Source: an optimization exercise on an open RTL-to-GDS flow (aim: small area). Production flows keep margins and buffers that such runs may drop. RTL that was checked went through simulation tests only; none was proved equivalent to the original. Some runs may be left out. An edit can pass the tests and still lose a function that they never use. The RTL of run 6 was laid out without a check of its function.

Figure 1. Sizing map (run 1).
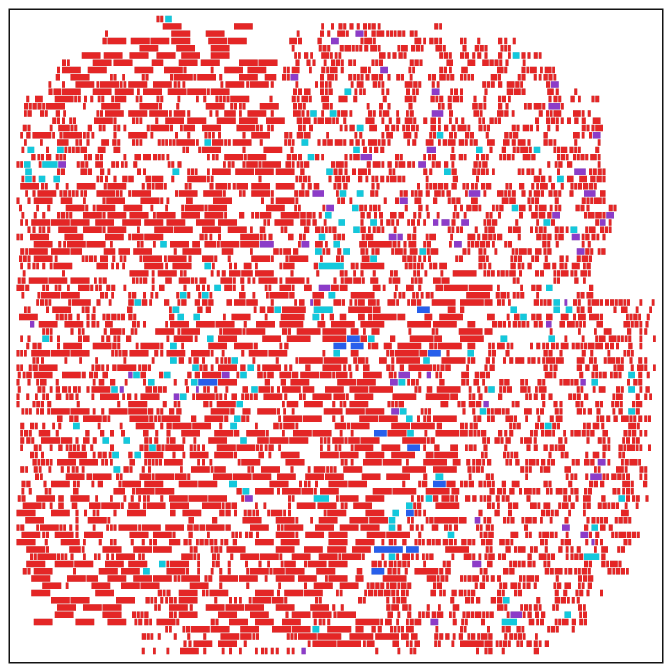
Figure 2. Signal wires on met4 (run 1).
Scale bar: 50 um. Supply wires on this layer in gray. Cells faint in the background.
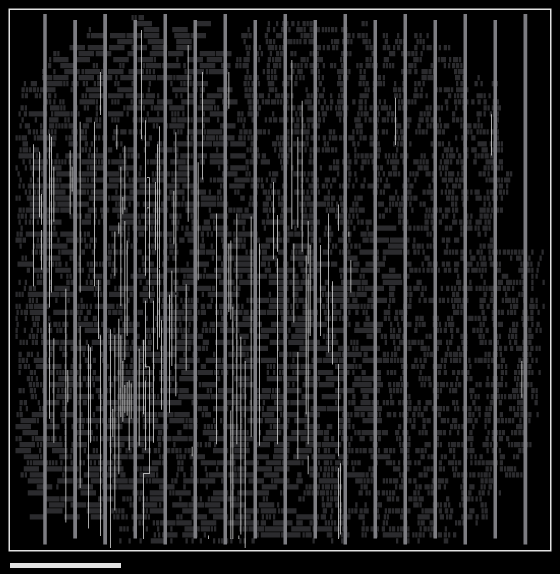
Figure 3. Signal wires by layer (run 1).
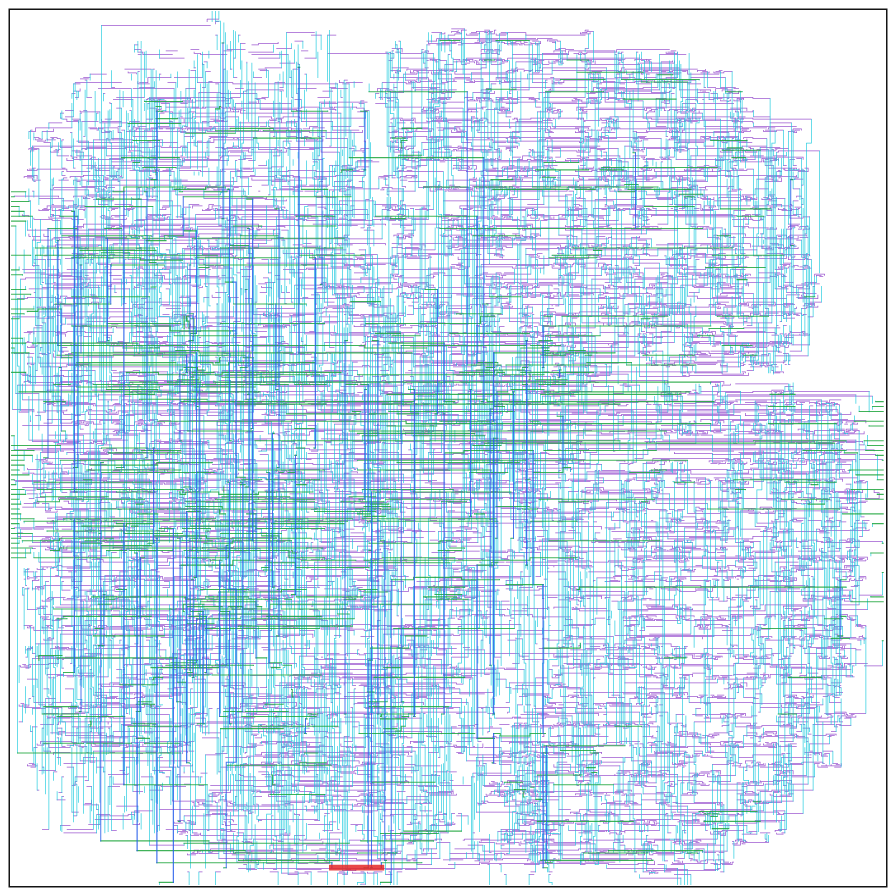
## flow/design.v in outline (module list and top-level ports)
// module mf_alu: 2590 lines
module mf_alu #(parameter WIDTH = 16) (
    input clk,     
    input rst_n,   
    input signed [WIDTH-1:0] a1, a2, b1, b2,
    input op, is_complex, use_cop,
    output logic signed [WIDTH-1:0] out1, out2
);
  // ...
==> flow/flow/run.sh <==
#!/bin/bash
# Standard synthesis, then a netlist clean-up, then the standard layout.
#  1. the standard synthesis (standard.sh) up to 1_2_yosys.v
#  2. fa_flip.py: complement full-adder cells where that removes inverters
#  3. reabc.ys: re-map the logic between adders and flip-flops for area with ABC
#     (adders, flip-flops and tie cells are kept as they are)
#  4. the rest of the standard layout from the new netlist, with the smallest
#     buffer (buf_1) on each input and output port
set -euo pipefail
here=$(pwd)
res=$here/orfs/results/$FLOW_PLATFORM/mf_alu/base
lib=$FLOW_HOME/platforms/$FLOW_PLATFORM/lib/sky130_fd_sc_hd__tt_025C_1v80.lib

bash standard.sh $res/1_2_yosys.v > synth_standard.log 2>&1
cp $res/1_2_yosys.v $here/netlist_standard.v

python3 flow/fa_flip.py $here/netlist_standard.v $here/netlist_flip.v > fa_flip.log 2>&1

sed -e "s#@LIB@#$lib#g" -e "s#@IN@#$here/netlist_flip.v#g" -e "s#@OUT@#$here/netlist_reabc.v#g" \
    -e "s#@ABC@#$here/flow/area.abc#g" flow/reabc.ys > reabc_run.ys
yosys -s reabc_run.ys > yosys_reabc.log 2>&1
python3 flow/check_netlist.py $here/netlist_standard.v $here/netlist_reabc.v > check_netlist.log 2>&1

cp $here/netlist_reabc.v $res/1_2_yosys.v
touch $res/1_2_yosys.v
bash standard.sh "BUFFER_PORTS_ARGS=-buffer_cell sky130_fd_sc_hd__buf_1" finish > layout_standard.log 2>&1
==> flow/flow/area.abc <==
strash; dch; amap; strash; dch; amap; topo; stime -c
==> flow/flow/check_netlist.py <==
#!/usr/bin/env python3
"""Check the re-mapped netlist: same flip-flops (names, cell types), only platform cells,
no don't-use cells, no assign statements."""
import re
import sys

def cells(f):
    t = open(f).read()
    assert not re.search(r"^\s*assign\b", t, re.M), "assign in " + f
    return re.findall(r"^\s*(sky130_fd_sc_hd__\w+)\s+(\S+)\s*\(", t, re.M)

a = cells(sys.argv[1])
b = cells(sys.argv[2])
fa = sorted((n, c) for c, n in a if "__df" in c)
fb = sorted((n, c) for c, n in b if "__df" in c)
assert fa == fb, "flip-flops differ"
for c, n in b:
    assert "lpflow" not in c and "probe" not in c, c
print("ok: %d cells before, %d after, %d flip-flops" % (len(a), len(b), len(fb)))
==> flow/flow/fa_flip.py <==
#!/usr/bin/env python3
"""Remove inverters around full-adder cells in a mapped Yosys netlist.

A full adder is self-dual: FA(~a, ~b, ~c) = (~cout, ~sum). Yosys's extract_fa
often leaves a cell with inverted inputs and outputs. This pass collapses all
inverters, chooses for each fa cell whether to complement it, and re-inserts
one inverter per net that still needs the complement. ABC re-maps the logic
around the adders afterwards (reabc.ys).

usage: fa_flip.py in.v out.v
"""
import re
import sys

INV = re.compile(r"sky130_fd_sc_hd__(inv|clkinv)_\d+$")
FA = re.compile(r"sky130_fd_sc_hd__fa_\d+$")
OUTPINS = {"X", "Y", "SUM", "COUT", "Q", "Q_N", "HI", "LO"}

src = open(sys.argv[1]).read()
m = re.search(r"^module\s+(\w+)\s*\((.*?)\);(.*?)^endmodule", src, re.S | re.M)
head_end = m.start(3)
body = m.group(3)

cell_re = re.compile(r"^\s*(sky130_fd_sc_hd__\w+)\s+(\S+)\s*\((.*?)\);\s*$", re.S | re.M)
cells = []
decls = []
pos = 0
for cm in cell_re.finditer(body):
    decls.append(body[pos:cm.start()])
    pos = cm.end()
    pins = [(p, n.strip()) for p, n in re.findall(r"\.(\w+)\(([^()]*)\)", cm.group(3))]
    cells.append([cm.group(1), cm.group(2), pins])
tail = body[pos:]
decl_text = "".join(decls)
assert "assign" not in decl_text and "assign" not in tail, "assign statements not supported"

ports = set()
for d in re.findall(r"^\s*(?:input|output)\s+(?:\[(\d+):(\d+)\]\s+)?(\w+);", decl_text, re.M):
    if d[0]:
        for i in range(int(d[1]), int(d[0]) + 1):
            ports.add(f"{d[2]}[{i}]")
    else:
        ports.add(d[2])
outports = set()
for d in re.findall(r"^\s*output\s+(?:\[(\d+):(\d+)\]\s+)?(\w+);", decl_text, re.M):
    if d[0]:
        for i in range(int(d[1]), int(d[0]) + 1):
            outports.add(f"{d[2]}[{i}]")
    else:
        outports.add(d[2])

# inverters that can be collapsed: output not a port
invmap = {}  # out net -> in net
for typ, name, pins in cells:
    if INV.match(typ):
        pd = dict(pins)
        if pd["Y"] not in outports:
            invmap[pd["Y"]] = pd["A"]


def root(n):
    p = 0
    while n in invmap:
        n = invmap[n]
        p ^= 1
    return n, p


driver = {}
for ci, (typ, name, pins) in enumerate(cells):
    for p, n in pins:
        if p in OUTPINS:
            driver[n] = ci

keep = [ci for ci, (typ, name, pins) in enumerate(cells)
        if not (INV.match(typ) and dict(pins)["Y"] in invmap)]
isfa = {ci: bool(FA.match(cells[ci][0])) for ci in keep}
# start from every full adder complemented (partial products then come from NAND gates),
# then improve greedily
flip = {ci: (1 if isfa[ci] else 0) for ci in keep}

# load list: (cell, pinidx, root, pol)
loads = {}
cellins = {ci: [] for ci in keep}
for ci in keep:
    typ, name, pins = cells[ci]
    for k, (p, n) in enumerate(pins):
        if p in OUTPINS:
            continue
        r, pol = root(n)
        loads.setdefault(r, []).append((ci, k, pol))
        cellins[ci].append(r)
# output ports driven through collapsed inverters are kept (not in invmap)


def drvflip(r):
    ci = driver.get(r)
    if ci is None or ci not in flip:
        return 0
    return flip[ci]


def cost(r):
    fd = drvflip(r)
    for ci, k, pol in loads.get(r, []):
        if pol ^ flip[ci] ^ fd:
            return 1
    return 0


def touched(ci):
    rs = set(cellins[ci])
    for p, n in cells[ci][2]:
        if p in OUTPINS:
            rs.add(n)
    return rs


base = sum(cost(r) for r in loads)
changed = True
it = 0
while changed and it < 50:
    changed = False
    it += 1
    for ci in keep:
        if not isfa[ci]:
            continue
        rs = touched(ci)
        before = sum(cost(r) for r in rs)
        flip[ci] ^= 1
        after = sum(cost(r) for r in rs)
        if after < before:
            changed = True
        else:
            flip[ci] ^= 1
final = sum(cost(r) for r in loads)
ninv = sum(1 for typ, name, pins in cells if INV.match(typ))
print(f"fa_flip: inverters before {ninv}, collapsed-net need {base}, after flipping {final}, "
      f"flipped {sum(flip.values())} fa cells", file=sys.stderr)

# rewrite
def esc(n):
    return n + " " if n.startswith("\\") else n


newnets = []
out = []
negname = {}
for r in loads:
    if cost(r):
        nn = "_faflip_n%d_" % len(negname)
        negname[r] = nn
        newnets.append(nn)
for ci in keep:
    typ, name, pins = cells[ci]
    newpins = []
    for p, n in pins:
        if p in OUTPINS:
            newpins.append((p, n))
        else:
            r, pol = root(n)
            need = pol ^ flip[ci] ^ drvflip(r)
            newpins.append((p, negname[r] if need else r))
    out.append(f"  {typ} {name} (\n" + ",\n".join(f"    .{p}({esc(n)})" for p, n in newpins) + "\n  );\n")
for i, (r, nn) in enumerate(negname.items()):
    out.append(f"  sky130_fd_sc_hd__inv_1 _faflip_inv{i}_ (\n    .A({esc(r)}),\n    .Y({nn})\n  );\n")
newdecl = "".join(f"  wire {n};\n" for n in newnets)
res = src[:head_end] + decl_text + newdecl + "".join(out) + tail + src[m.end(3):]
open(sys.argv[2], "w").write(res)
==> flow/flow/reabc.ys <==
read_liberty -ignore_miss_func @LIB@
read_verilog @IN@
hierarchy -top mf_alu
# keep multi-output, sequential and tie cells as they are
blackbox =sky130_fd_sc_hd__fa_* =sky130_fd_sc_hd__ha_* =sky130_fd_sc_hd__df* =sky130_fd_sc_hd__conb_*
flatten -wb
opt_clean
delete t:$scopeinfo
techmap
opt -purge
abc -liberty @LIB@ -script @ABC@ -dont_use sky130_fd_sc_hd__probe_p_8 -dont_use sky130_fd_sc_hd__probec_p_8 -dont_use sky130_fd_sc_hd__lpflow_*
opt_clean -purge
hilomap -singleton -hicell sky130_fd_sc_hd__conb_1 HI -locell sky130_fd_sc_hd__conb_1 LO
insbuf -buf sky130_fd_sc_hd__buf_4 A X
splitnets
opt_clean -purge
stat -liberty @LIB@
read_liberty -lib -overwrite -ignore_miss_func @LIB@
check -assert
write_verilog -noattr -noexpr -nohex -nodec @OUT@
==> flow/standard.sh <==
#!/bin/bash
# synth_recipe.tcl (not shown) runs the flow's synth.tcl, then flattens the netlist and writes it again
# the make line also repeats each setting of config.mk as NAME=value (left out here)
make -C /OpenROAD-flow-scripts/flow DESIGN_CONFIG=/design/flow/config.mk WORK_HOME=/design/flow/orfs CLKGATE_MAP_FILE= SYNTH_SCRIPT=/design/flow/synth_recipe.tcl "${@:-finish}"
==> flow/config.mk <==
export PLATFORM = sky130hd
export DESIGN_NAME = mf_alu
export DESIGN_NICKNAME = mf_alu
export VERILOG_FILES = /design/flow/design.v
export SDC_FILE = /design/flow/constraint.sdc
export NUM_CORES = 4
export LEC_CHECK = 0
export ABC_AREA = 1
export CAP_MARGIN = 0
export CORE_MARGIN = 2
export CORE_UTILIZATION = 45
export CTS_BUF_LIST = sky130_fd_sc_hd__clkbuf_8
export SLEW_MARGIN = 0
==> flow/constraint.sdc <==
create_clock -name core_clock -period 70.0 [get_ports {clk}]
set_input_delay 14.0000 -clock core_clock [delete_from_list [all_inputs] [get_ports {clk}]]
set_output_delay 14.0000 -clock core_clock [all_outputs]
set_load 0.01 [all_outputs]
==> impl_metrics.toml, run 1 <==
[sta]
relSlewSlack = 0.254
worst_pin_slew_ns = 1.11
hold_viol = 0
setup-violations-final = 0
fin_hold_ws_ns = 13.81
slew_violations = 0

[place]
io_buffers = 100
placed_area_um2 = 28000

[yosys]
synth_nets = 4270
synth_warnings = 1
synth.avg_cell_area_um2 = 7.04
netlist_instances = 3686
synth_area_um2 = 25900

[setup_path]
cp_slowest_stage_delay_ns = 0.57
arrival_ns = 63.98
cp_max_fo = 17
worstSetupStartpointType = "input port"

[drt]
first_pass_iters = 5
drc = 0
drt_iter0_drc = 2368
antenna_left = 0

[clock_network]
root_buffer = "clkbuf_8"
tritoncts = "yes"
numCtsBuffers = 9
cts.sinks = 64
ctsLongestPathBuffers = 2

[outcome]
outcome = "no timing/DRC/antenna violations"

[die]
initial_core_util = 0.452
core_area_um2 = 57400
pin_count = 101

[grt]
grt.total_usage = 0.328
Notes on Figure 1 above:
| color | size | cells |
|---|---|---|
| blue | x6 and larger | 13 |
| red | x1 and smaller | 3,716 |
| cyan | x3 and x4 | 124 |
| purple | x2 | 59 |

Notes on Figure 2 above:
main direction: vertical
nets with wire on the layer: 91
share of all routed wire: 4.7%
final WL: 97,600 um
vias: 27,303

Notes on Figure 3 above:
| color | layer | wire length |
|---|---|---|
| purple | M1 | 40.9 mm |
| blue | M4 | 4,620 um |
| red | M5 | 13.8 um |
| cyan | M2 | 43.5 mm |
| green | M3 | 8,610 um |

## run 1: layout make-up
cell class,instances,area (um2),share of cell area
Tap cell,765,957,0.0334
Clock inverter,6,67.6,0.00236
Timing Repair Buffer,210,1220,0.0425
Multi-Input combinational cell,3216,23100,0.807
Antenna cell,5,12.5,0.000437
Clock buffer,10,138,0.00480
Inverter,406,1540,0.0539
Sequential cell,64,1600,0.0559
## run 1: what timing repair did
item	4_1_cts	5_1_grt
setup buffers	0	15
setup endpoints to repair	0	32
hold endpoints to repair	0	0
resized for setup	0	93
## run 1: per-stage QoR
| stage | setup TNS [ns] | setup slack (ns) | util | instances |
|---|---|---|---|---|
| 6_report | 0 | 6.21 | 0.499 | 4682 |
| 5_1_grt | -0.109 | -0.0632 | 0.499 | 4678 |
| 4_1_cts | 0 | 1.19 | 0.493 | 4662 |
| 3_5_place_dp | 0 | 0.999 | 0.489 | 4646 |
| 3_3_place_gp | 0 | 1.24 | 0.489 | 4646 |
| 2_1_floorplan | 0 | 4.58 | - | 3686 |
## run 1: per-layer routing
metal  routed length, um  vias up  part of all wire  GRT usage
li1                    -    13118                 -          -
met1               40900    12726              0.42      0.455
met2               43500     1243              0.45      0.518
met3                8610      214             0.088     0.0470
met4                4620        2             0.047      0.130
met5                  13        -           0.00013          0
## run 1: placed cells by master (no fill, tap or decap), types with 15 or more instances in the layout
master	count
nor2_1	1059
fa_1	450
clkinv_1	396
a21oi_1	360
nand2_1	339
o21ai_0	304
buf_4	109
o22ai_1	107
buf_1	97
a211oi_1	78
o221ai_1	72
ha_1	65
dfrtp_1	64
nor3_1	47
a22o_1	32
or3_1	30
o21ai_1	28
a31oi_1	24
a21oi_2	19
a22oi_1	18
nor2b_1	17
a221oi_1	15
## run 1: critical path, delay by kind of cell
family	cells	cell delay (ns)
xor+xnor	1	0.20
simple gates	77	8.89
compound gates	181	26.44
buf+inv	40	5.20
fa+ha+maj	21	9.10
--- run 2 (diff from run 1) ---
--- a/flow/config.mk
+++ b/flow/config.mk
@@ -6,8 +6,8 @@
 export NUM_CORES = 4
 export LEC_CHECK = 0
 export ABC_AREA = 1
-export CAP_MARGIN = 0
+export CAP_MARGIN = 10
 export CORE_MARGIN = 2
 export CORE_UTILIZATION = 45
 export CTS_BUF_LIST = sky130_fd_sc_hd__clkbuf_8
-export SLEW_MARGIN = 0
+export SLEW_MARGIN = 10
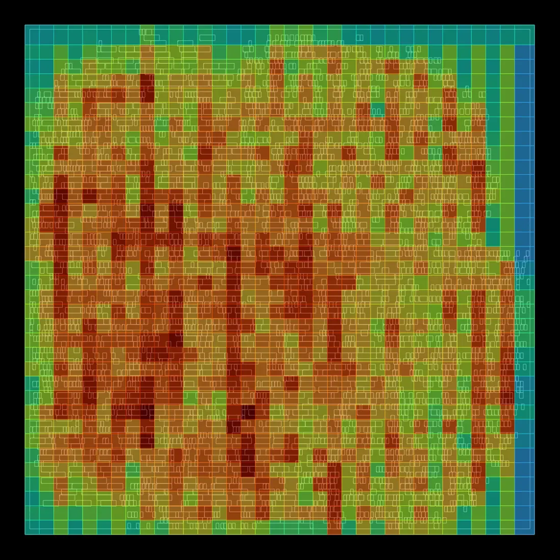
Figure 4: run 2, routing congestion.
GR Util met2: 0.518
GR Util All Layers: 0.328
Avg WL per Cell: 20.8 um
M1 GR Usage: 0.455
Finished Core Util: 0.499

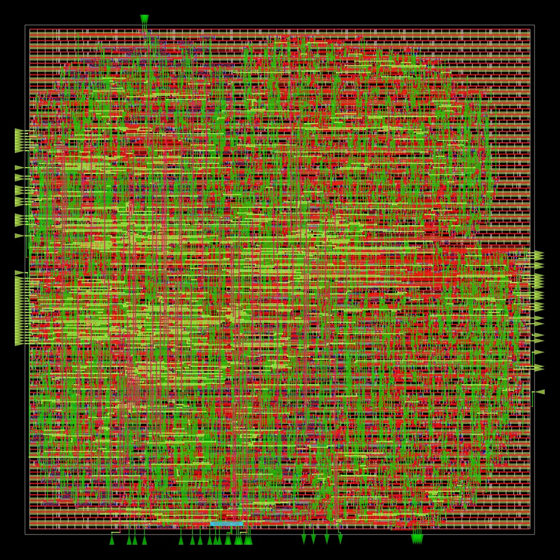
Figure 5: run 2, routing view.
met1 wire length: 40,900 um
max layer used: met5
Met2 Routed Length: 43,500 um
met3 wire len: 8610 um

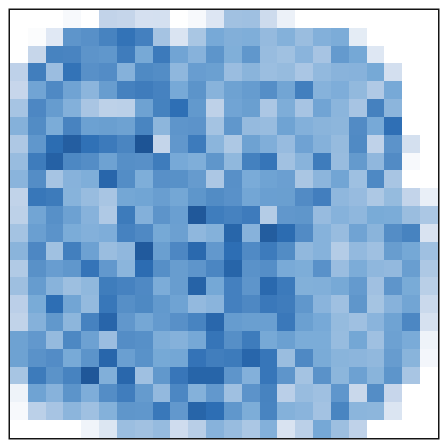
Figure 6: run 2, cell density map.
24 x 24 tiles, from white (low) to dark blue (high), 0 to 100% covered.
nearly empty tiles: 8.3%
tiles over 75% full: 4.5%
emptiest ninth of the die: upper right
core area: 57,400 um2
starting density of the core: 0.452

==> impl_metrics.toml, run 2 <==
[outcome]
outcome = "no timing/DRC/antenna violations"

[setup_path]
critPathTopFamily = "compound AO/OA/AOI/OAI gates"
cp_max_fo = 17
worstSetupStartpointType = "input port"
arrival_ns = 63.98
crit_buf_inv = 40

[drt]
antenna_left = 0
vias = 27303
wl_um = 97600
first_pass_iters = 5

[place]
placed_area_um2 = 28000

[layout]
seqCellArea_um2 = 1600
final_cell_mix = "nor2_1 (1,059), fa_1 (450), clkinv_1 (396), a21oi_1 (360), nand2_1 (339)"
multi_input_area_um2 = 23100
mostFrequentLayoutCell = "nor2_1"

[clock_network]
root_buffer = "clkbuf_8"
cts.sinks = 64
ctsLongestPathBuffers = 2

[sta]
hold_viol = 0
slew_violations = 0
setup-violations-final = 0
worst_pin_slew_ns = 1.11

[yosys]
synth_area_um2 = 25900
synth_nets = 4270
synth_warnings = 1
synth.avg_cell_area_um2 = 7.04
-- run 2: final cells by class --
type / count / share of cell area
flip-flops and latches: 64 / 0.0559
repair buffers: 210 / 0.0425
clock buffers: 10 / 0.00480
clock inverters: 6 / 0.00236
diodes: 5 / 0.000437
well taps: 765 / 0.0334
inverters: 406 / 0.0539
multi-input cells: 3216 / 0.807
-- run 2: what timing repair did --
item                       CTS  global route
buffers inserted             0            15
resized for setup            0            93
setup endpoints to repair    0            32
-- run 2: per-stage QoR --
stage                     TNS, ns  setup WS (ns)  hold slack [ns]  instances
after floorplan                 0           4.58            13.70       3686
after global placement          0           1.24            14.21       4646
after detailed placement        0          0.999            14.23       4646
after CTS                       0           1.19            13.85       4662
after global routing       -0.109        -0.0632            13.88       4678
final                           0           6.21            13.81       4682
-- run 2: metal layers --
metal | vias up | track usage
met3 | 214 | 0.0470
met1 | 12726 | 0.455
met5 | - | 0
li1 | 13118 | -
met2 | 1243 | 0.518
met4 | 2 | 0.130
--- run 3 (diff from run 2) ---
==> flow/flow/area.abc (replaced) <==
strash; dch; amap -F 5 -A 5; strash; dch; amap -F 5 -A 5; topo; stime -c
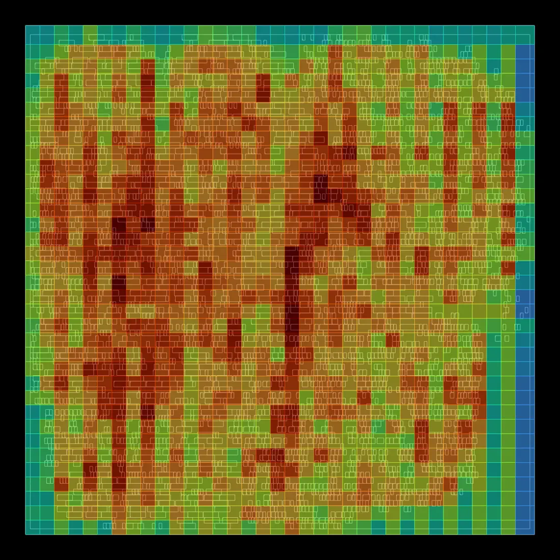
Figure 7: run 3, routing congestion.
Avg WL per Cell: 21.3 um
Finished Core Util: 0.504
GR Util All Layers: 0.333
grt peak-use layer: met2

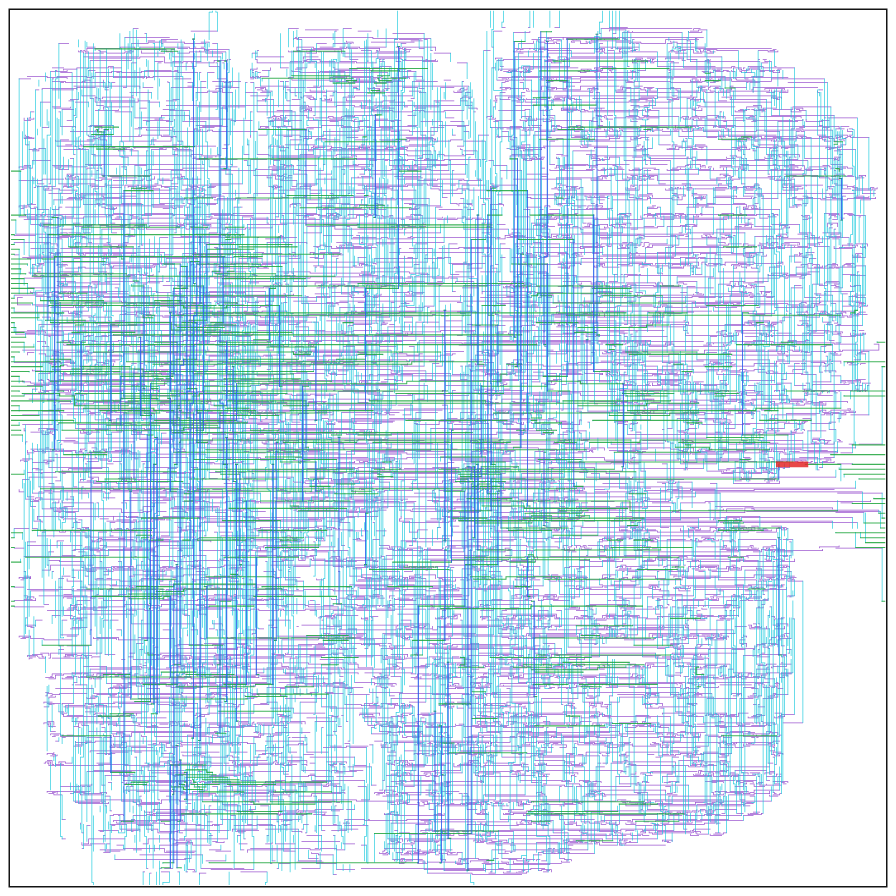
Figure 8: run 3, signal wires by layer.
| color | layer | wire length |
|---|---|---|
| red | M5 | 7.40 um |
| green | M3 | 9,040 um |
| blue | M4 | 4,640 um |
| purple | M1 | 41.8 mm |
| cyan | M2 | 43.7 mm |

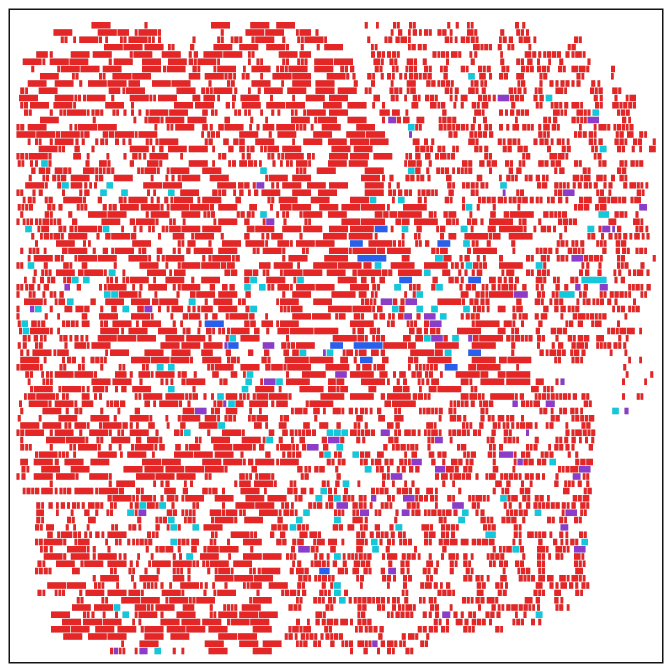
Figure 9: run 3, sizing map.
| color | size | cells |
|---|---|---|
| red | x1 and smaller | 3,695 |
| purple | x2 | 64 |
| blue | x6 and larger | 14 |
| cyan | x3 and x4 | 118 |
Non-clock buffers: 208
Area Growth Syn to Fin: 10.4%
setup ws final: 6.32 ns
post-route cell area: 28,500 um2

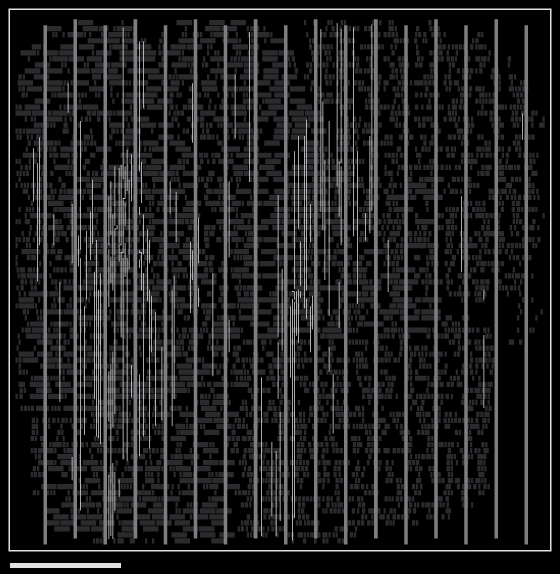
Figure 10: run 3, signal wires on met4.
Scale bar: 50 um. Supply wires on this layer in gray. Cells faint in the background.
longest straight run: 114 um
main direction: vertical
share of all routed wire: 4.7%
wire length on this layer: 4,640 um
vias: 27,398
final WL: 99,200 um

==> impl_metrics.toml, run 3 <==
[clock_network]
root_buffer = "clkbuf_8"
cts.sinks = 64
tritoncts = "yes"
numCtsBuffers = 9
htree_num_levels = 3
ctsLongestPathBuffers = 2
path_clk_slew_ns = 0.07

[grt]
grt_max_degree = 65
grt_first_pass_wirelength_um = 153000
grt-ovfl-total = 0

[drt]
drt_iter0_drc = 2723
viasPerCell = 5.90
first_pass_iters = 6
antenna_left = 0
drc = 0

[sta]
fmax_mhz = 15.7
worst_pin_slew_ns = 1.15
hold_viol = 0
fin_hold_ws_ns = 13.85
setup-violations-final = 0
slew_violations = 0
relSlewSlack = 0.233
min_period_over_period = 0.910

[layout]
final_cell_mix = "nor2_1 (966), fa_1 (450), o21ai_0 (415), a21oi_1 (369), nand2_1 (355)"
antenna_cells = 0
mostFrequentLayoutCell = "nor2_1"
num-fill-cells = 5747

[setup_path]
worst_ep_required_time_ns = 70.21
worstSetupStartpointType = "input port"
cp_slowest_stage_delay_ns = 0.61
arrival_ns = 63.89
cp_max_fo = 40
crit_type = "in2reg"
crit_path_end_kind = "flip-flop"

[min_path]
hold_path.class = "in2async"

[die]
pin_count = 101
core_area_um2 = 56600
initial_core_util = 0.457
die_w_um = 244
die-area_um2 = 59400

[yosys]
synth_warnings = 1
synth_area_um2 = 25900
synth_nets = 4251
synth.avg_cell_area_um2 = 7.05
netlist_instances = 3667

[place]
io_buffers = 100
placed_area_um2 = 27900
dpl.hpwl_um = 79600

[flow_run]
max_cap_violations = 0

[outcome]
outcome = "no timing/DRC/antenna violations"
## run 3: changes by cell type in the layout (fill, tap and decap cells not counted), moves of 12 or more
cell      previous run  this run
a211oi_1            78        61
o221ai_1            72        16
a31oi_1             24        38
o41ai_1              0        12
nor2_1            1059       966
nand2_1            339       355
clkinv_1           396       353
o21ai_0            304       415
o211ai_1            10        29
## run 3: area by class of cell
cell class	count	area [um2]	area share
Clock inverter	7	96.3	0.00337
Timing Repair Buffer	208	1210	0.0426
Clock buffer	9	124	0.00434
Multi-Input combinational cell	3239	23200	0.812
Inverter	364	1380	0.0484
Sequential cell	64	1600	0.0561
Tap cell	756	946	0.0331
## run 3: worst max-delay path, delay by kind of cell
family                     cells  cell delay [ns]
AOI/OAI and AO/OA            190            28.63
xor gates and xnor gates       1             0.11
adders and majority gates     21             9.40
buffers and inverters         21             3.60
and+or+nand+nor               66             8.05
## run 3: routing by layer
layer / share of wire / wire [um] / global-route usage
met5: 0.000071 / 7 / 0
met4: 0.047 / 4640 / 0.126
met3: 0.091 / 9040 / 0.0558
met2: 0.44 / 43700 / 0.521
met1: 0.42 / 41800 / 0.463
## run 3: what timing repair did
item,4_1_cts,5_1_grt
buffers inserted,0,21
endpoints found under the setup margin,0,32
hold buffers,0,0
gates resized for setup,0,104
## run 3: metrics by stage
| step | TNS [ns] | instances | setup WS (ns) | util |
|---|---|---|---|---|
| 2_1_floorplan | 0 | 3667 | 5.29 | - |
| 3_3_place_gp | 0 | 4610 | 1.99 | 0.493 |
| 3_5_place_dp | 0 | 4610 | 1.62 | 0.493 |
| 4_1_cts | 0 | 4626 | 1.73 | 0.497 |
| 5_1_grt | -0.801 | 4647 | -0.211 | 0.504 |
| 6_report | 0 | 4647 | 6.32 | 0.504 |
## Run 4: large edit since run 3, in outline
flow/design.v: 2591 -> 2581 lines; modules unchanged: 0
  mf_alu: edited, 2590 -> 2580 lines
==> flow/flow/area.abc (replaced) <==
strash; dch; amap; strash; dch; amap; topo; stime -c
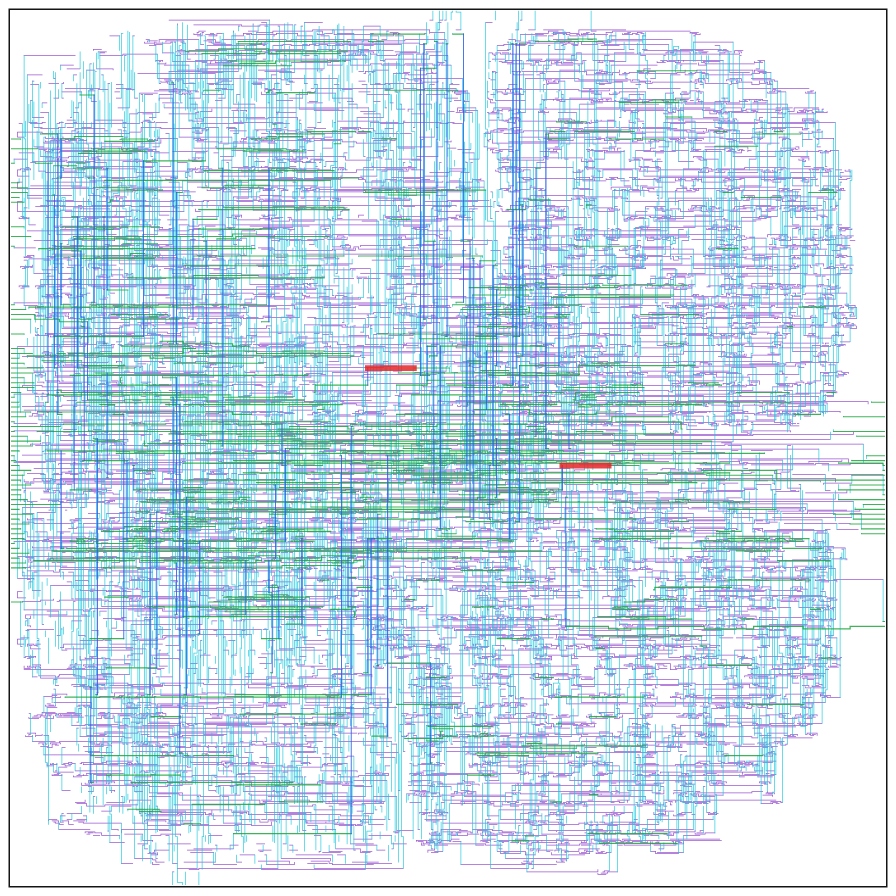
Figure 11: run 4, signal wires by layer.
| color | layer | wire length |
|---|---|---|
| blue | M4 | 3,620 um |
| purple | M1 | 41.4 mm |
| green | M3 | 9,070 um |
| red | M5 | 25.8 um |
| cyan | M2 | 42.5 mm |
vias: 27,123
GR Util All Layers: 0.323

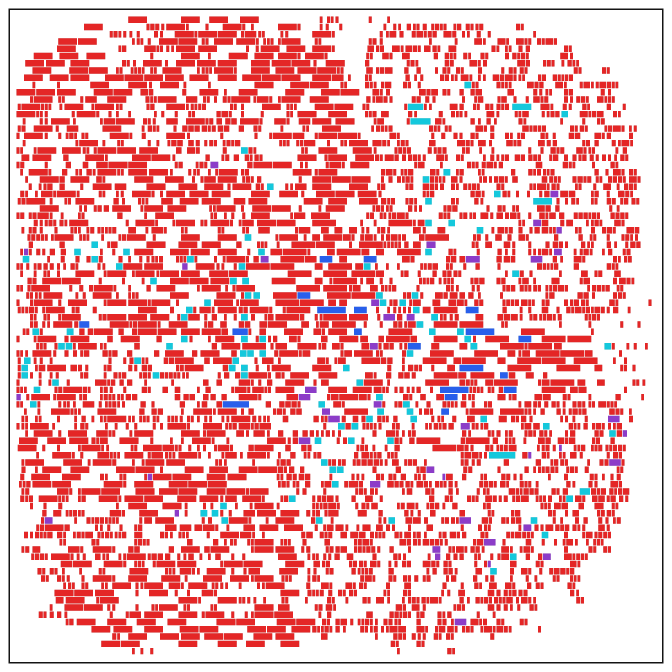
Figure 12: run 4, sizing map.
| color | size | cells |
|---|---|---|
| purple | x2 | 42 |
| blue | x6 and larger | 19 |
| cyan | x3 and x4 | 108 |
| red | x1 and smaller | 3,724 |
setup ws final: 6.11 ns
Non-clock buffers: 194
post-route cell area: 28,600 um2
Area Growth Syn to Fin: 10.1%

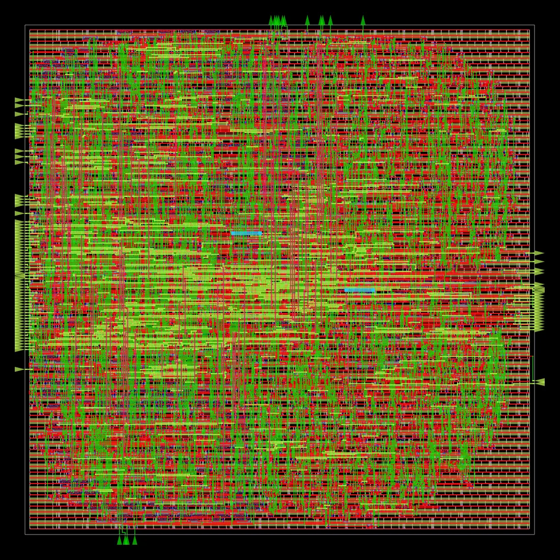
Figure 13: run 4, routing view.
final WL: 96,600 um
met3 wire len: 9070 um
Met2 Routed Length: 42,500 um
Avg WL per Cell: 20.7 um
met1 wire length: 41,400 um

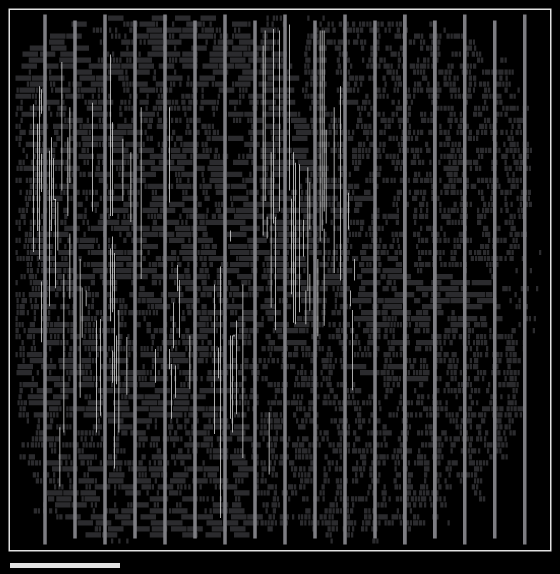
Figure 14: run 4, signal wires on met4.
Scale bar: 50 um. Supply wires on this layer in gray. Cells faint in the background.
nets with wire on the layer: 71
longest straight run: 114 um
main direction: vertical
wire length on this layer: 3,620 um

==> impl_metrics.toml, run 4 <==
[yosys]
synth_nets = 4264
synth_area_um2 = 26000
synth_warnings = 1
netlist_instances = 3680

[clock_network]
ctsLongestPathBuffers = 2
numCtsBuffers = 9
cts.sinks = 64
tritoncts = "yes"
path_clk_slew_ns = 0.08
htree_num_levels = 3
root_buffer = "clkbuf_8"

[setup_path]
worstSetupStartpointType = "input port"
arrival_ns = 64.10
cp_slowest_cell = "fa_1"
crit_path_end_kind = "flip-flop"
worst_ep_required_time_ns = 70.22
cp_max_fo = 18
cp_slowest_stage_delay_ns = 0.60

[drt]
antenna_left = 0
drc = 0
viasPerCell = 5.82
first_pass_iters = 9
drt_iter0_drc = 2621

[layout]
seqCellArea_um2 = 1600
stdcell_count = 4659
mostFrequentLayoutCell = "nor2_1"
multi_input_area_um2 = 23200
final_cell_mix = "nor2_1 (1,091), fa_1 (450), a21oi_1 (389), clkinv_1 (361), nand2_1 (316)"
num-fill-cells = 5827

[sta]
fin_hold_ws_ns = 13.83
relSlewSlack = 0.197
setup-violations-final = 0
fin_tns_setup_ns = 0
hold_viol = 0
worst_pin_slew_ns = 1.20
slew_violations = 0
fmax_mhz = 15.7

[grt]
grt_first_pass_wirelength_um = 149000
grt_max_degree = 65
grt-ovfl-total = 0

[min_path]
hold_path.class = "in2async"

[die]
initial_core_util = 0.453
die_w_um = 244
die-area_um2 = 59700
pin_count = 101

[place]
detailedPlace.worstSlack_ns = 2.47
dp.cells = 4622
dpl.hpwl_um = 78000
io_buffers = 100

[outcome]
outcome = "no timing/DRC/antenna violations"

[flow_run]
max_cap_violations = 0
## run 4: metal layers
layer	track usage	vias to the layer above	share of wire
met1	0.454	12754	0.43
met5	0	-	0.00026
li1	-	13087	-
met4	0.106	4	0.037
met2	0.502	1106	0.44
met3	0.0616	172	0.094
## run 4: layout make-up
class,count,share of cell area
repair buffers,194,0.0395
flip-flops and latches,64,0.0559
multi-input cells,3241,0.811
well taps,765,0.0334
repair inverters,3,0.000656
diodes,1,0.0000874
clock buffers,9,0.00433
clock inverters,7,0.00415
inverters,375,0.0508
## run 4: repair_timing
item / CTS / global route
endpoints found under the setup margin: 0 / 32
hold buffers: 0 / 0
setup buffers: 0 / 16
resized for setup: 0 / 91
## run 4: metrics by stage
| step | utilization | cell area (um2) |
|---|---|---|
| 2_1_floorplan | - | 26000 |
| 3_3_place_gp | 0.488 | 28000 |
| 3_5_place_dp | 0.488 | 28000 |
| 4_1_cts | 0.492 | 28200 |
| 5_1_grt | 0.499 | 28600 |
| 6_report | 0.499 | 28600 |
## run 4: worst max-delay path: cells and delay by family
kind,cells,cell delay (ns)
buffers and inverters,29,4.19
adders and majority gates,21,9.10
and+or+nand+nor,89,10.27
AOI/OAI and AO/OA,171,26.40
--- run 5 (diff from run 4) ---
==> flow/flow/area.abc (replaced) <==
strash; dch; amap -F 5 -A 5; strash; dch; amap -F 5 -A 5; topo; stime -c
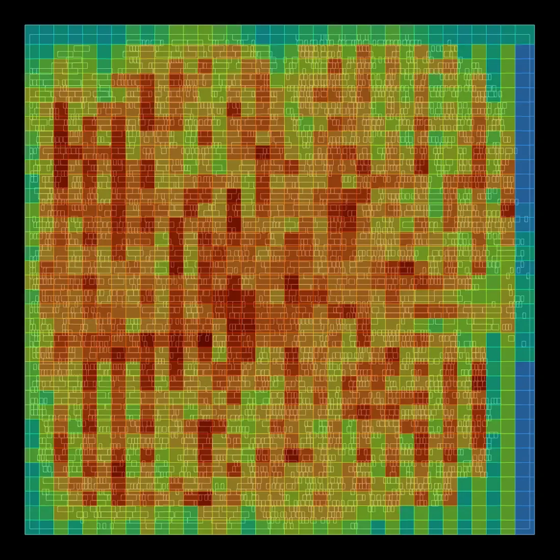
Figure 15: run 5, routing congestion.
GR Util All Layers: 0.323
Finished Core Util: 0.503
met3 Usage GRT: 0.0597

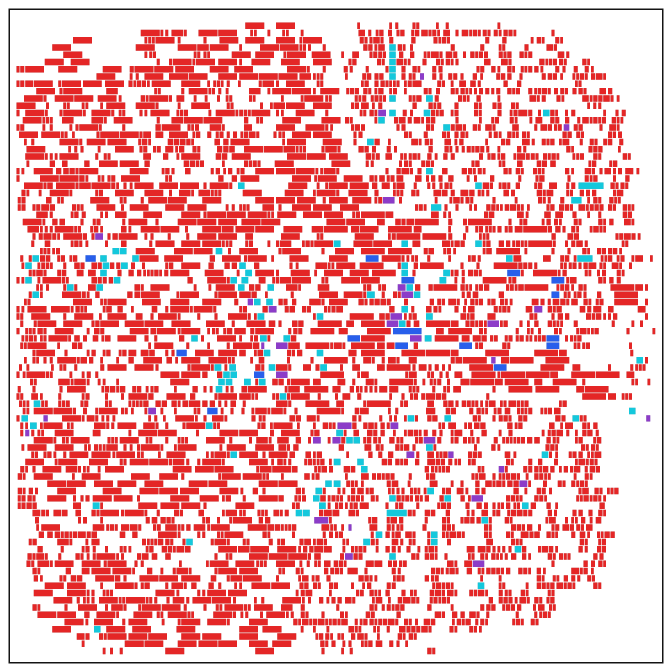
Figure 16: run 5, sizing map.
| color | size | cells |
|---|---|---|
| purple | x2 | 36 |
| blue | x6 and larger | 16 |
| red | x1 and smaller | 3,716 |
| cyan | x3 and x4 | 118 |
Area Growth Syn to Fin: 9.92%
setup ws final: 6.22 ns

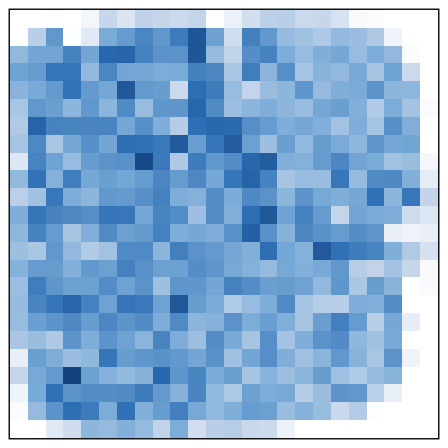
Figure 17: run 5, cell density map.
24 x 24 tiles, from white (low) to dark blue (high), 0 to 100% covered.
tiles over 75% full: 4.5%
nearly empty tiles: 7.3%
fullest tile: 93%
emptiest ninth of the die: lower right

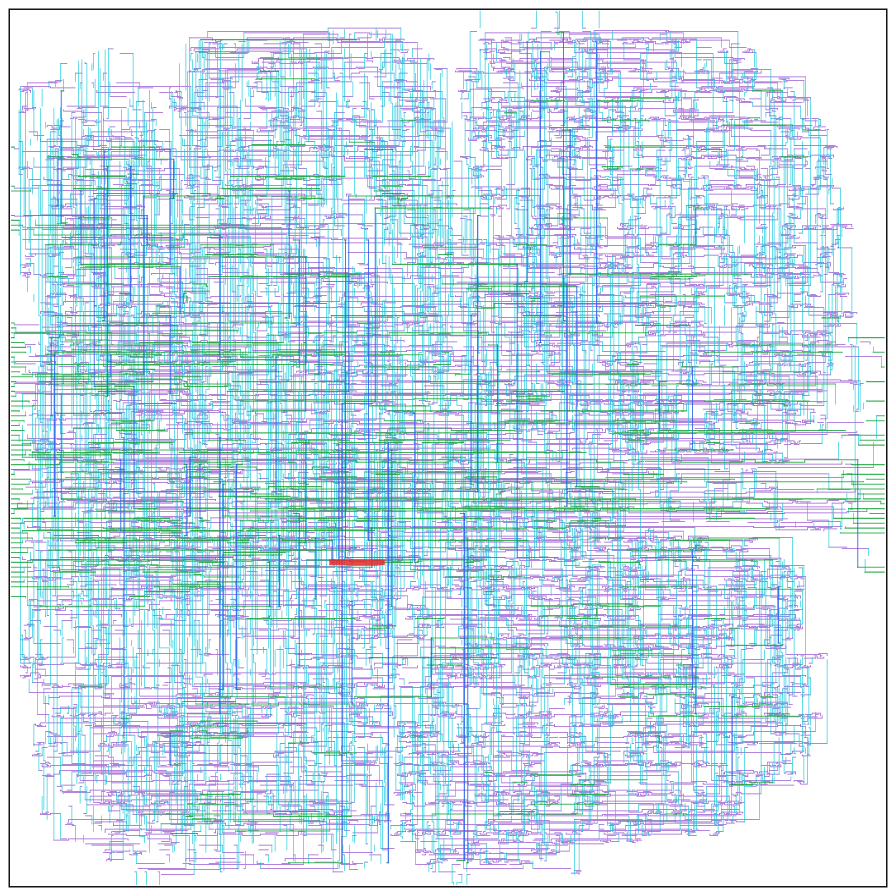
Figure 18: run 5, signal wires by layer.
| color | layer | wire length |
|---|---|---|
| purple | M1 | 41.2 mm |
| green | M3 | 9,530 um |
| blue | M4 | 3,000 um |
| cyan | M2 | 42.4 mm |
| red | M5 | 13.8 um |

==> impl_metrics.toml, run 5 <==
[outcome]
outcome = "no timing/DRC/antenna violations"

[sta]
min_period_over_period = 0.911
slew_violations = 0
fmax_mhz = 15.7
worst_pin_slew_ns = 1.18
setup-violations-final = 0
hold_viol = 0

[drt]
routedWlPerCell_um = 20.7
drc = 0
antenna_left = 0
first_pass_iters = 8
viasPerCell = 5.87
vias = 27240
drt_iter0_drc = 2570
wl_um = 96100

[setup_path]
crit_path_end_kind = "flip-flop"
cp_max_fo = 15
cp_slowest_cell = "fa_1"
cp_slowest_stage_delay_ns = 0.59
arrival_ns = 64.01
crit_type = "in2reg"
worst_ep_required_time_ns = 70.23
worstSetupStartpointType = "input port"

[clock_network]
cts.sinks = 64
tritoncts = "yes"
numCtsBuffers = 9
root_buffer = "clkbuf_8"
path_clk_slew_ns = 0.08
ctsLongestPathBuffers = 2
htree_num_levels = 3

[die]
die_w_um = 244
die-area_um2 = 59500
placementRows = 87
pin_count = 101
core_area_um2 = 56600
initial_core_util = 0.457

[yosys]
netlist_instances = 3662
synth_warnings = 1
synth_area_um2 = 25900
synth_nets = 4246

[grt]
grt_first_pass_wirelength_um = 149000
antenna_found_initial = 3
grt-ovfl-total = 0
grt_max_degree = 65

[layout]
fin_area_um2 = 28500
num-fill-cells = 5799
antenna_cells = 0
mostFrequentLayoutCell = "nor2_1"
final_cell_mix = "nor2_1 (931), fa_1 (450), o21ai_0 (446), nand2_1 (404), clkinv_1 (343)"

[place]
detailedPlace.worstSlack_ns = 3.19
io_buffers = 100
placed_area_um2 = 27900

[min_path]
hold_path.class = "in2async"

[flow_run]
max_cap_violations = 0
[run 5: area by class of cell]
| class | count | area [um2] | area share |
|---|---|---|---|
| multi-input combinational | 3247 | 23200 | 0.814 |
| timing repair buffer | 207 | 1200 | 0.0422 |
| timing repair inverter | 1 | 5.00 | 0.000176 |
| sequential | 64 | 1600 | 0.0563 |
| clock buffer | 10 | 138 | 0.00484 |
| inverter | 351 | 1340 | 0.0471 |
| tap | 756 | 946 | 0.0332 |
| clock inverter | 6 | 67.6 | 0.00237 |
[run 5: what timing repair did]
action                     4_1_cts  5_1_grt
gates resized for setup          0       68
setup endpoints to repair        0       32
buffers inserted                 0       22
hold buffers                     0        0
hold endpoints to repair         0        0
[run 5: worst max-delay path: cells and delay by family]
kind                       cells  cell delay [ns]
and+or+nand+nor               78            10.34
xor gates and xnor gates       2             0.29
AOI/OAI and AO/OA            173            26.95
buffers and inverters         20             2.90
adders and majority gates     22             9.44
[run 5: per-layer routing]
metal	vias up	share of wire	GRT usage	routed length, um
li1	13050	-	-	-
met1	12820	0.43	0.459	41200
met2	1215	0.44	0.506	42400
met3	153	0.099	0.0597	9530
met4	2	0.031	0.0882	3000
met5	-	0.00014	0	13
[run 5: per-stage QoR]
step	cells	setup TNS (ns)	util	hold WS, ns
final	4642	0	0.503	13.83
after global routing	4642	-0.0924	0.503	13.89
after CTS	4619	0	0.497	13.86
after detailed placement	4603	0	0.493	14.24
after global placement	4603	0	0.493	14.24
after floorplan	3662	0	-	13.70
--- run 6 (changed files replaced; the others as in run 5) ---
removed: flow/flow/run.sh
removed: flow/flow/area.abc
removed: flow/flow/check_netlist.py
removed: flow/flow/fa_flip.py
removed: flow/flow/reabc.ys
removed: flow/standard.sh
==> flow/design.v <==
`timescale 1ns/1ps
module mf_alu #(parameter WIDTH = 16) (
    input clk,     
    input rst_n,   
    input signed [WIDTH-1:0] a1, a2, b1, b2,
    input op, is_complex, use_cop,
    output logic signed [WIDTH-1:0] out1, out2
);
    wire signed [WIDTH-1:0] res1_add, res2_add;  
    wire signed [WIDTH-1:0] res1_cop, res2_cop;  
    arithm #(WIDTH) ar1(clk, rst_n, a1, a2, b1, b2, op, res1_add, res2_add);
    coproc #(WIDTH) cop(clk, rst_n, a1, a2, b1, b2, op, is_complex, res1_cop, res2_cop);
    assign out1 = use_cop ? res1_cop : res1_add;
    assign out2 = use_cop ? res2_cop : res2_add;
endmodule
module arithm #(parameter WIDTH = 16) (
    input clk,     
    input rst_n,   
    input signed [WIDTH-1:0] a1, a2, b1, b2,
    input addsub,
    output logic signed [WIDTH-1:0] out1, out2
);
    reg signed [WIDTH-1:0] res1, res2; 
    assign res1 = addsub ? (a1-a2) : (a1+a2);
    assign res2 = addsub ? (b1-b2) : (b1+b2);
    always_ff @(posedge clk or negedge rst_n) begin
        if(~rst_n) begin
            {out2, out1} <= '0;
        end else begin
            out1 <= res1;
            out2 <= res2;
        end
    end
endmodule
module coproc #(parameter WIDTH = 16) (
    input clk,     
    input rst_n,   
    input signed [WIDTH-1:0] a1, a2, b1, b2,
    input muldiv, is_complex,
    output logic signed [WIDTH-1:0] out1, out2
);
    reg signed [WIDTH-1:0] res1, res2; 
    function automatic signed [WIDTH-1:0] sdiv(input signed [WIDTH-1:0] n, input signed [WIDTH-1:0] d);
        if (d == 0)
            sdiv = -1;
        else if (d == -1)
            sdiv = -n;
        else
            sdiv = n / d;
    endfunction
    always_comb begin 
        case (is_complex)
            0:  case (muldiv)
                    0:  begin   
                            res1 = a1*a2;
                            res2 = b1*b2;
                        end
                    1:  begin
                            res1 = sdiv(a1, a2);
                            res2 = sdiv(b1, b2);
                        end
                endcase
            1:  case (muldiv)
                    0:  begin
                            res1 = (a1*a2) - (b1*b2);  
                            res2 = (a1*b2) + (b1*a2);
                        end
                    1:  begin
                            res1 = sdiv((a1*a2) + (b1*b2), (a2*a2)+(b2*b2));
                            res2 = sdiv((a2*b1) - (b2*a1), (a2*a2)+(b2*b2));
                        end
                endcase
        endcase
    end
    always_ff @(posedge clk or negedge rst_n) begin
        if(~rst_n) begin
            {out2, out1} <= '0;
        end else begin
            out1 <= res1;
            out2 <= res2;
        end
    end
endmodule
==> flow/run.sh <==
#!/bin/bash
# synth_recipe.tcl (not shown) runs the flow's synth.tcl, then flattens the netlist and writes it again
# the make line also repeats each setting of config.mk as NAME=value (left out here)
make -C /OpenROAD-flow-scripts/flow DESIGN_CONFIG=/design/flow/config.mk WORK_HOME=/design/flow/orfs CLKGATE_MAP_FILE= SYNTH_SCRIPT=/design/flow/synth_recipe.tcl finish
==> flow/config.mk <==
export PLATFORM = sky130hd
export DESIGN_NAME = mf_alu
export DESIGN_NICKNAME = mf_alu
export VERILOG_FILES = /design/flow/design.v
export SDC_FILE = /design/flow/constraint.sdc
export NUM_CORES = 4
export LEC_CHECK = 0
export CAP_MARGIN = 20
export CORE_MARGIN = 2
export CORE_UTILIZATION = 45
export SLEW_MARGIN = 20
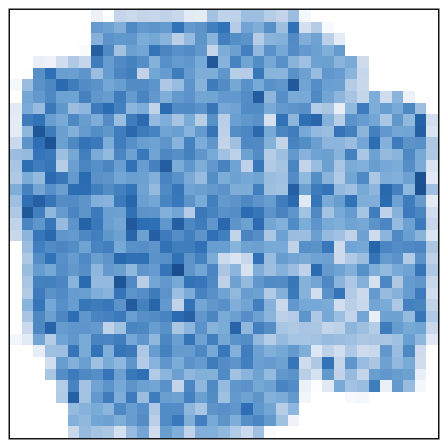
Figure 19: run 6, cell density map.
37 x 37 tiles, from white (low) to dark blue (high), 0 to 100% covered.
emptiest ninth of the die: lower right
fullest tile: 88%
nearly empty tiles: 13%

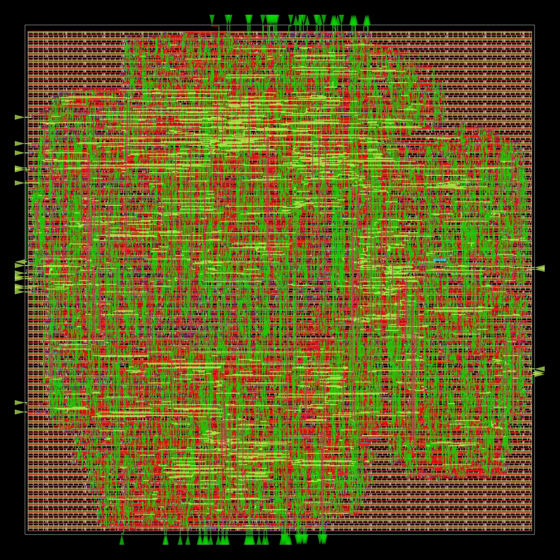
Figure 20: run 6, routing view.
met3 wire len: 14,100 um
met1 wire length: 92,400 um
final WL: 206,000 um
vias: 56,494
GR Util All Layers: 0.298

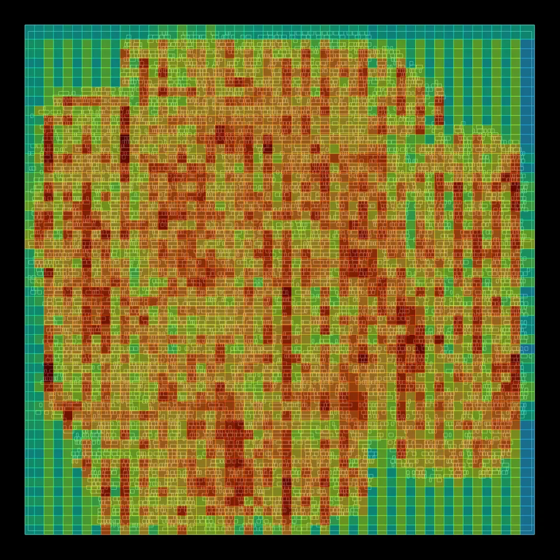
Figure 21: run 6, routing congestion.
GR Util met2: 0.495
Avg WL per Cell: 21.4 um
M1 GR Usage: 0.413
met3 Usage GRT: 0.0277
Finished Core Util: 0.481

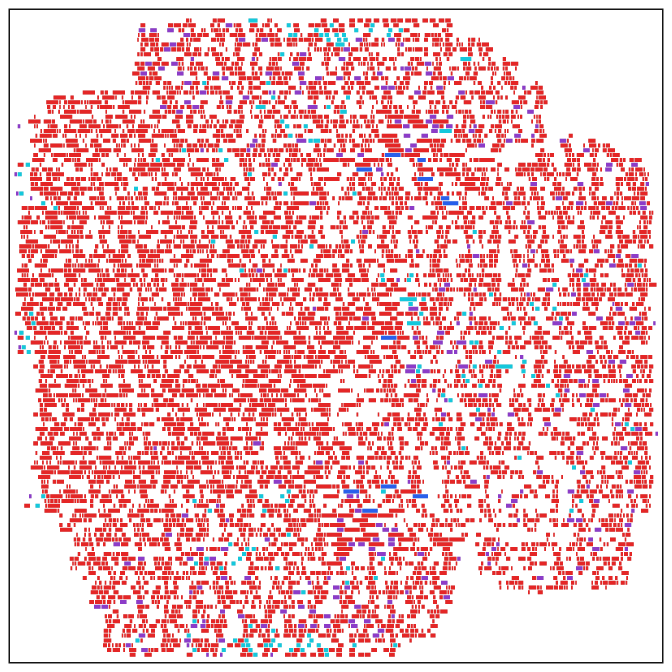
Figure 22: run 6, sizing map.
| color | size | cells |
|---|---|---|
| red | x1 and smaller | 7,377 |
| cyan | x3 and x4 | 167 |
| blue | x6 and larger | 11 |
| purple | x2 | 307 |
setup ws final: 6.06 ns
Non-clock buffers: 254
Area Growth Syn to Fin: 5.88%
post-route cell area: 63,500 um2

==> impl_metrics.toml, run 6 <==
[die]
core_area_um2 = 132000
initial_core_util = 0.455
die-area_um2 = 136000
pin_count = 101
die_w_um = 369
placementRows = 133

[clock_network]
post_cts_buffers = 0
tritoncts = "yes"
cts.sinks = 64
numCtsBuffers = 9
root_buffer = "clkbuf_16"
htree_num_levels = 3
hold_buffers = 0
path_clk_slew_ns = 0.06

[sta]
worst_pin_slew_ns = 1.08
min_period_over_period = 0.913
fin_tns_setup_ns = 0
relSlewSlack = 0.273
fin_hold_ws_ns = 13.75
setup-violations-final = 0
slew_violations = 0
fmax_mhz = 15.6

[drt]
drt_iter0_drc = 4659
first_pass_iters = 9
drc = 0
antenna_left = 0
viasPerCell = 5.87

[yosys]
netlist_instances = 7904
synth_nets = 9459
synth.avg_cell_area_um2 = 7.59
synth_area_um2 = 60000
synth_warnings = 4

[flow_run]
max_cap_violations = 0

[place]
dpl.hpwl_um = 164000
placed_area_um2 = 63200
io_buffers = 100

[setup_path]
cp_slowest_stage_delay_ns = 1.17
arrival_ns = 64.16
worst_ep_required_time_ns = 70.22
worstSetupStartpointType = "input port"
crit_path_end_kind = "flip-flop"

[grt]
grt_first_pass_wirelength_um = 320000
grt-ovfl-total = 0
grt_max_degree = 65
antenna_found_initial = 9

[layout]
final_cell_mix = "inv_1 (1,007), ha_1 (1,004), nand2_1 (660), nor2_1 (598), fa_1 (482)"
mostFrequentLayoutCell = "inv_1"

[min_path]
hold_path.class = "in2async"

[outcome]
outcome = "no timing/DRC/antenna violations"
[run 6: kinds of logic (layout without fill, tap and decap cells)]
kind of cell | Yosys count | count (layout)
flip-flops | 64 | 64
adder cells (fa/ha/maj) | 1488 | 1488
buffers and inverters | 1335 | 1293
AND/OR/NAND/NOR | 2523 | 2523
multiplexers | 212 | 212
AO/OA/AOI/OAI | 1667 | 1667
XOR/XNOR | 615 | 615
other | 0 | 1
[run 6: cell type report]
type / instances / area [um2] / area share
diodes: 1 / 2.50 / 0.0000394
clock buffers: 11 / 253 / 0.00398
clock inverters: 5 / 31.3 / 0.000493
inverters: 1023 / 3840 / 0.0605
multi-input cells: 6505 / 53500 / 0.843
flip-flops and latches: 64 / 1600 / 0.0252
well taps: 1755 / 2200 / 0.0346
repair buffers: 254 / 2070 / 0.0327
[run 6: per-layer routing]
| metal | up-vias | GRT usage | part of all wire |
|---|---|---|---|
| met5 | - | 0 | 0.000034 |
| met4 | 2 | 0.0780 | 0.030 |
| met3 | 308 | 0.0277 | 0.069 |
| met2 | 1968 | 0.495 | 0.45 |
| met1 | 27423 | 0.413 | 0.45 |
| li1 | 26793 | - | - |
[run 6: metrics by stage]
stage                     cells  setup WS, ns   util
after detailed placement   9601          6.54  0.479
after floorplan            7904         13.27      -
after CTS                  9617          6.67  0.481
after global routing       9617          2.63  0.481
final                      9618          6.06  0.481
after global placement     9601          6.75  0.479
[run 6: worst max-delay path: cells and delay by family]
| kind | cells | cell delay (ns) |
|---|---|---|
| compound gates | 117 | 26.78 |
| fa+ha+maj | 24 | 8.77 |
| simple gates | 31 | 8.03 |
| buf+inv | 14 | 3.46 |
| xor+xnor | 7 | 1.80 |
| mux | 3 | 1.21 |

-- port drivers added, routing unchanged --
How much do the figures lean on ideal ports? The routed layouts below were timed once more, with nothing changed but the port constraints.
Step 1, drivers: a clkbuf_16 drives clk and a buf_2 each remaining input, both assumed.
Step 2 also shifts input and output timing later by t, the mid clock arrival at the registers, as if the neighbouring blocks saw the same clock.
Three values: ideal ports, drivers, drivers and shift; two values: the first two.
| run | t, ns | setup slack, ns | hold WS [ns] |
|---|---|---|---|
| run 1 | 0.396 | 6.214 / 6.174 / 5.779 | 13.808 / 13.789 / 14.185 |
| run 2 | 0.396 | 6.214 / 6.174 / 5.779 | 13.808 / 13.789 / 14.185 |
| run 3 | 0.395 | 6.317 / 6.336 / 5.941 | 13.846 / 13.837 / 14.232 |
| run 4 | 0.404 | 6.111 / 6.129 / 5.725 | 13.826 / 13.813 / 14.217 |
| run 5 | 0.388 | 6.224 / 6.236 / 5.848 | 13.832 / 13.819 / 14.207 |
| run 6 | 0.421 | 6.057 / 6.086 / 5.665 | 13.753 / 13.758 / 14.179 |
After both steps setup and hold are still met in every run listed.
